Context: an optimization exercise on an open-source flow, tuned for small area, a short achievable clock period and few clock cycles per item. The choices shown serve that exercise and are no tape-out recipe. Function was checked by simulation only, so behaviour that the tests miss may differ from the original. Power is estimated from default activity; no workload was simulated.

**flow/config.mk**
```make
export PLATFORM = sky130hd
export DESIGN_NAME = axi_lite_reg_interface
export DESIGN_NICKNAME = axi_lite_reg_interface
export VERILOG_FILES = /design/flow/design.v
export SDC_FILE = /design/flow/constraint.sdc
export NUM_CORES = 4
export LEC_CHECK = 0
export CAP_MARGIN = 20
export CORE_MARGIN = 2
export CORE_UTILIZATION = 40
export SLEW_MARGIN = 20
```
**flow/constraint.sdc**
```tcl
create_clock -name core_clock -period 3.5 [get_ports {ACLK}]
set_input_delay 0.7000 -clock core_clock [delete_from_list [all_inputs] [get_ports {ACLK}]]
set_output_delay 0.7000 -clock core_clock [all_outputs]
set_load 0.01 [all_outputs]
```
**flow/design.v**
```verilog
module axi_lite_reg_interface #(
    parameter REG_WIDTH = 32,
    parameter WRITE_REG_COUNT = 4,
    parameter READ_REG_COUNT = 2
)(
    input  wire                     ACLK,
    input  wire                     ARESETn,
    input  wire [31:0]              AWADDR,
    input  wire                     AWVALID,
    output reg                      AWREADY,
    input  wire [REG_WIDTH-1:0]    WDATA,
    input  wire [(REG_WIDTH/8)-1:0] WSTRB,
    input  wire                     WVALID,
    output reg                      WREADY,
    output reg                      BVALID,
    input  wire                     BREADY,
    output reg [1:0]                BRESP,
    input  wire [31:0]              ARADDR,
    input  wire                     ARVALID,
    output reg                      ARREADY,
    output reg [REG_WIDTH-1:0]     RDATA,
    output reg                     RVALID,
    input  wire                    RREADY,
    output reg [1:0]               RRESP,
    output wire                   start,
    output wire                   irq_enable,
    input  wire                   busy,
    input  wire                   done,
    output reg [REG_WIDTH-1:0]   src_addr,
    output reg [REG_WIDTH-1:0]   dst_addr,
    output reg [REG_WIDTH-1:0]   length
);
localparam IDLE       = 2'd0;
localparam WRITE_DATA = 2'd1;
localparam WRITE_RESP = 2'd2;
localparam READ_DATA  = 2'd3;
reg [1:0] state, state_next;
reg [REG_WIDTH-3:0] address_reg, address_next;
reg [REG_WIDTH-1:0] reg_space [0:WRITE_REG_COUNT+READ_REG_COUNT-1];
reg [REG_WIDTH-1:0] reg_space_next [0:WRITE_REG_COUNT+READ_REG_COUNT-1];
assign start = reg_space[0][0];
assign irq_enable = reg_space[0][1];
integer i;
always @(posedge ACLK or negedge ARESETn) begin
    if (!ARESETn) begin
        state <= IDLE;
        address_reg <= 0;
        for (i=0; i < WRITE_REG_COUNT + READ_REG_COUNT; i=i+1) begin
            reg_space[i] <= 0;
        end
    end else begin
        state <= state_next;
        address_reg <= address_next;
        for (i=0; i < WRITE_REG_COUNT + READ_REG_COUNT; i=i+1) begin
            reg_space[i] <= reg_space_next[i];
        end
    end
end
always @* begin
    state_next = state;
    address_next = address_reg;
    AWREADY = 0;
    WREADY = 0;
    BVALID = 0;
    BRESP = 2'b00;
    ARREADY = 0;
    RVALID = 0;
    RDATA = {REG_WIDTH{1'b0}};
    RRESP = 2'b00;
    for (i=0; i < WRITE_REG_COUNT + READ_REG_COUNT; i=i+1) begin
        reg_space_next[i] = reg_space[i];
    end
    reg_space_next[0][0] = 1'b0;
    if ((WRITE_REG_COUNT) < (WRITE_REG_COUNT + READ_REG_COUNT))
        reg_space_next[WRITE_REG_COUNT][1:0] = {done, busy};
    case(state)
        IDLE: begin
            if (AWVALID) begin
                state_next = WRITE_DATA;
                AWREADY = 1;
                address_next = AWADDR[REG_WIDTH-1:2];
            end else if (ARVALID) begin
                state_next = READ_DATA;
                ARREADY = 1;
                address_next = ARADDR[REG_WIDTH-1:2];
            end
        end
        WRITE_DATA: begin
            if (WVALID) begin
                WREADY = 1;
                if (address_reg < WRITE_REG_COUNT) begin
                    for (i = 0; i < REG_WIDTH/8; i = i + 1) begin
                        if (WSTRB[i]) begin
                            reg_space_next[address_reg][8*i +: 8] = WDATA[8*i +: 8];
                        end
                    end
                end
                state_next = WRITE_RESP;
            end
        end
        WRITE_RESP: begin
            BVALID = 1;
            if (address_reg >= WRITE_REG_COUNT) begin
                BRESP = 2'b11;  
            end else begin
                BRESP = 2'b00;  
            end
            if (BREADY) begin
                state_next = IDLE;
            end
        end
        READ_DATA: begin
            RVALID = 1;
            if (address_reg < WRITE_REG_COUNT + READ_REG_COUNT) begin
                RDATA = reg_space[address_reg];
                RRESP = 2'b00;
            end else begin
                RRESP = 2'b11;  
            end
            if (RREADY) begin
                state_next = IDLE;
            end
        end
        default: begin
            state_next = IDLE;
        end
    endcase
end
always @* begin
    src_addr = reg_space[1];
    dst_addr = reg_space[2];
    length = reg_space[3];
end
endmodule
```
**flow/run.sh**
```bash
#!/bin/bash
# synth_recipe.tcl (not shown) runs the flow's synth.tcl, then flattens the netlist and writes it again
# the make line also repeats each setting of config.mk as NAME=value (left out here)
make -C /OpenROAD-flow-scripts/flow DESIGN_CONFIG=/design/flow/config.mk WORK_HOME=/design/flow/orfs CLKGATE_MAP_FILE= SYNTH_SCRIPT=/design/flow/synth_recipe.tcl finish
```
==> flow_summary_export.csv <==
group,metric,value,unit
global_routing,number_of_global_route_vias_before_repair,7595,
sta,worst_clock_skew,0.0179,ns
route,remaining_drc_errors,0,
power_and_ir_drop,power.switching_fraction,32.5,%
finish,buffers,285,
finish,syn2layout_area_growth,35.3,%
finish,n_multi_input_combinational_cell,547,
finish,largest_register_ffs,192,
critical_path,critical_path_depth,6,
critical_path,top_family_by_delay_on_critical_path,"simple AND/OR/NAND/NOR gates",
synthesis,dominant_combinational_cell_family_by_area_after_synthesis,"multiplexers",
route,route.detailed.vias_per_inst,5.10,
sta,hold_viol,0,
power_and_ir_drop,ir_drop,0.509,mV
critical_path,timing.rr.start,"address_reg[2]$_DFFE_PN0P_",
global_routing,gr-total-overflow,0,
synthesis,postSynthAreaPerCell,11.2,um^2
critical_path,data_required_time_at_the_worst_endpoint,2.80,ns
cts,clkSinkCount,224,
synthesis,synth_edf_count,0,
synthesis,synth_compound_area_share,11.9,%
sta,final_max_slew_viol_count,0,
power_and_ir_drop,power_frac_comb,27.5,%
finish,num-fill-cells,2343,
finish,ant_cells,0,
synthesis,synth_largest_area_cell,"sky130_fd_sc_hd__dfrtp_1",
finish,layout-drive-gt1-share,21.6,%
floorplan,die_y,165,um
global_routing,grt_first_pass_wirelength,42800,um
critical_path,path_buf_inv,2,
route,count_of_antenna_violating_nets_left_after_detailed_routing,0,
finish,multi_input_logic_area,4270,um^2
floorplan,fp-row-count,59,
outcome,run_status,"no timing/DRC/antenna violations",
placed_design,port_buffers,243,
power_and_ir_drop,p_total,7.93,mW
sta,hold-worst-slack,0.210,ns
cts,cts_post_setup_buffers_inserted,0,
floorplan,die_area,27400,um^2
sta,finalCritPeriodShare,96.7,%
cts,cts_resized,41,
finish,ffs_latches,224,
power_and_ir_drop,internal_power,5.35,mW
hold_path,timing.hold.worst.class,"input port to asynchronous set/reset pin",
cts,tritoncts,"yes",
synthesis,sequential_area_share_after_synthesis,53.8,%
synthesis,synth_xor_xnor_area_share,0,%
finish,nClkBuffers,38,
finish,count_of_nets_after_finishing,1224,
critical_path,worstRegToRegCells,6,
Testbench counts, summed over its fixed seeds: cycles 8,501, items 3,217.
==> per-layer routing <==
layer  vias to the layer above  track usage (%)
li1                       3588                -
met1                      3650             28.3
met2                       219             32.9
met3                        36             3.70
met4                         0             4.82
met5                         -                0
==> power by group through the flow <==
stage               clock (mW)  sequential [mW]  combinational, mW
CTS                       2.85             2.96               2.20
detailed placement           0             3.00               2.17
global route              2.97             2.99               2.42
global placement             0             3.00               2.16
floorplan                    0             2.92               1.42
finish                    2.79             2.96               2.18
==> cells in the final DEF, fill, tap and decap left out, types with 3 or more instances in the layout <==
| cell type | synthesis | final |
|---|---|---|
| sky130_fd_sc_hd__clkbuf_8 | 0 | 7 |
| sky130_fd_sc_hd__a22oi_1 | 19 | 19 |
| sky130_fd_sc_hd__nand2_1 | 40 | 40 |
| sky130_fd_sc_hd__nor2b_1 | 46 | 46 |
| sky130_fd_sc_hd__inv_1 | 32 | 32 |
| sky130_fd_sc_hd__a22o_1 | 13 | 13 |
| sky130_fd_sc_hd__buf_12 | 0 | 7 |
| sky130_fd_sc_hd__clkdlybuf4s50_1 | 0 | 209 |
| sky130_fd_sc_hd__o22ai_1 | 18 | 18 |
| sky130_fd_sc_hd__nor3_2 | 4 | 5 |
| sky130_fd_sc_hd__bufinv_16 | 0 | 4 |
| sky130_fd_sc_hd__nor4_1 | 5 | 4 |
| sky130_fd_sc_hd__nor3_1 | 4 | 3 |
| sky130_fd_sc_hd__clkbuf_16 | 0 | 25 |
| sky130_fd_sc_hd__mux2_2 | 120 | 120 |
| sky130_fd_sc_hd__buf_4 | 2 | 35 |
| sky130_fd_sc_hd__nor4_4 | 14 | 14 |
| sky130_fd_sc_hd__a311oi_1 | 14 | 12 |
| sky130_fd_sc_hd__dfrtp_1 | 224 | 221 |
| sky130_fd_sc_hd__o21bai_1 | 13 | 13 |
| sky130_fd_sc_hd__o21ai_0 | 34 | 34 |
| sky130_fd_sc_hd__mux2_4 | 8 | 8 |
| sky130_fd_sc_hd__dlygate4sd2_1 | 0 | 31 |
| sky130_fd_sc_hd__a21oi_1 | 63 | 62 |
| sky130_fd_sc_hd__a211oi_1 | 19 | 16 |
| sky130_fd_sc_hd__a211oi_2 | 0 | 3 |
| sky130_fd_sc_hd__nor2_1 | 65 | 65 |
| sky130_fd_sc_hd__mux2i_1 | 31 | 31 |
| sky130_fd_sc_hd__clkbuf_1 | 115 | 6 |
Fig. 1: metal layers overlaid
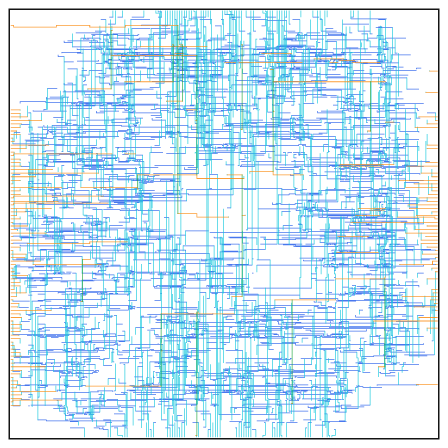
- blue: metal 1 (wire length 12600 um)
- orange: metal 3 (wire length 1560 um)
- green: metal 4 (wire length 486 um)
- cyan: metal 2 (wire length 13100 um)
all-layer global routing usage: 20.2%
Routed WL per cell: 18.9 um
total detailed-routing wirelength: 27700 um
routed vias: 7493

Fig. 2: zoomed window
Region (109, 109) to (139, 139) um. Cells in grey, sequential cells in the stronger grey; small squares are vias.
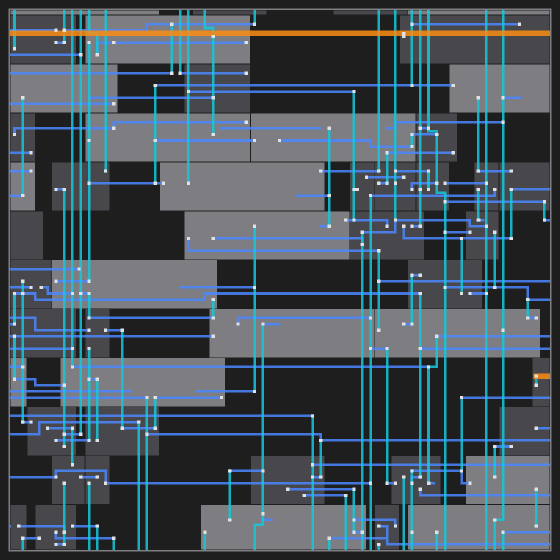
- cyan: metal 2
- blue: metal 1
- orange: metal 3
- most frequent: dfrtp_1 (14), mux2_2 (7)
- netlist names of flops here include: `reg_space` (14)
- sequential cells in the window: 14
- cells with their middle in the window: 40

Fig. 3: register map, names as in the netlist
The bar under the picture is 50 um long. Other cells in grey.
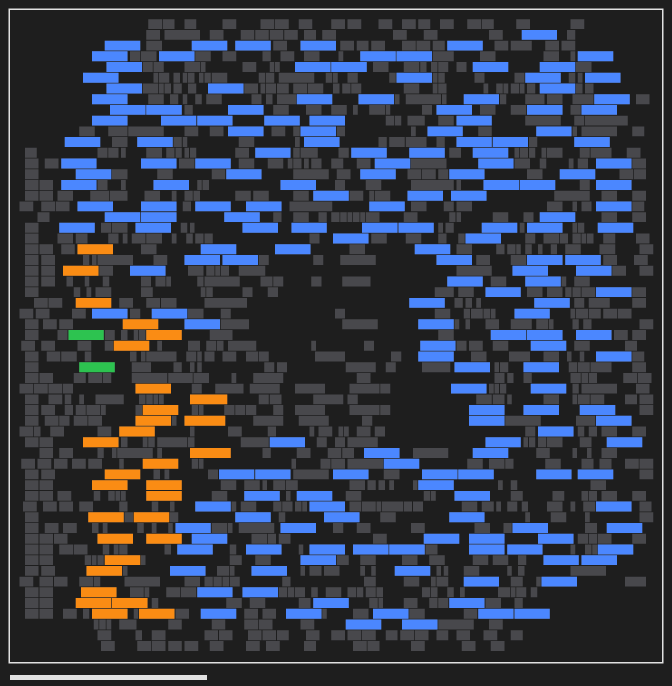
- green: `state` (sequential cells 2)
- orange: `address_reg` (sequential cells 30)
- blue: `reg_space` (sequential cells 192; where spread over the die)
area occupied by registers: 5610 um^2
final standard cell utilization of the core: 54.6%
register share of the cell area: 39.8%
power drawn by the sequential cells: 2.96 mW

Fig. 4: worst path highlighted
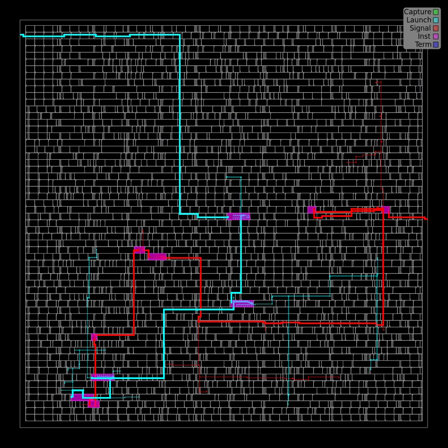
Worst Slack Setup Final: 0.117 ns
time the final worst path needs with I/O delays and setup: 3.38 ns
number of standard cells in the layout, taps in and fillers out: 1468

-- separate check: timing with driven ports --
The results above use ideal ports. As a check the final layout listed here was re-extracted and re-timed, cells and wires unchanged. Step 1 sets driving cells, clkbuf_16 on the clock port and buf_2 on the other inputs (assumed; they add their load-dependent delay and slew). Step 2 adds t to the input delays and takes it off the output delays; t is the mean of the earliest and latest rising clock arrival at the registers after step 1. Input paths then give back, and output paths get back, about the clock's delay inside the block. Slacks: no drivers / after step 1 / after step 2; pairs: no drivers / after step 1.
shift t [ns]: 0.564
setup slack, ns: 0.117 / 0.068 / 0.500
worst register clock-pin slew, ns: 0.06 / 0.06
After both steps setup and hold are still met in this run. The setup slack of this run moves by -0.049 ns with the drivers and by +0.383 ns with both steps.
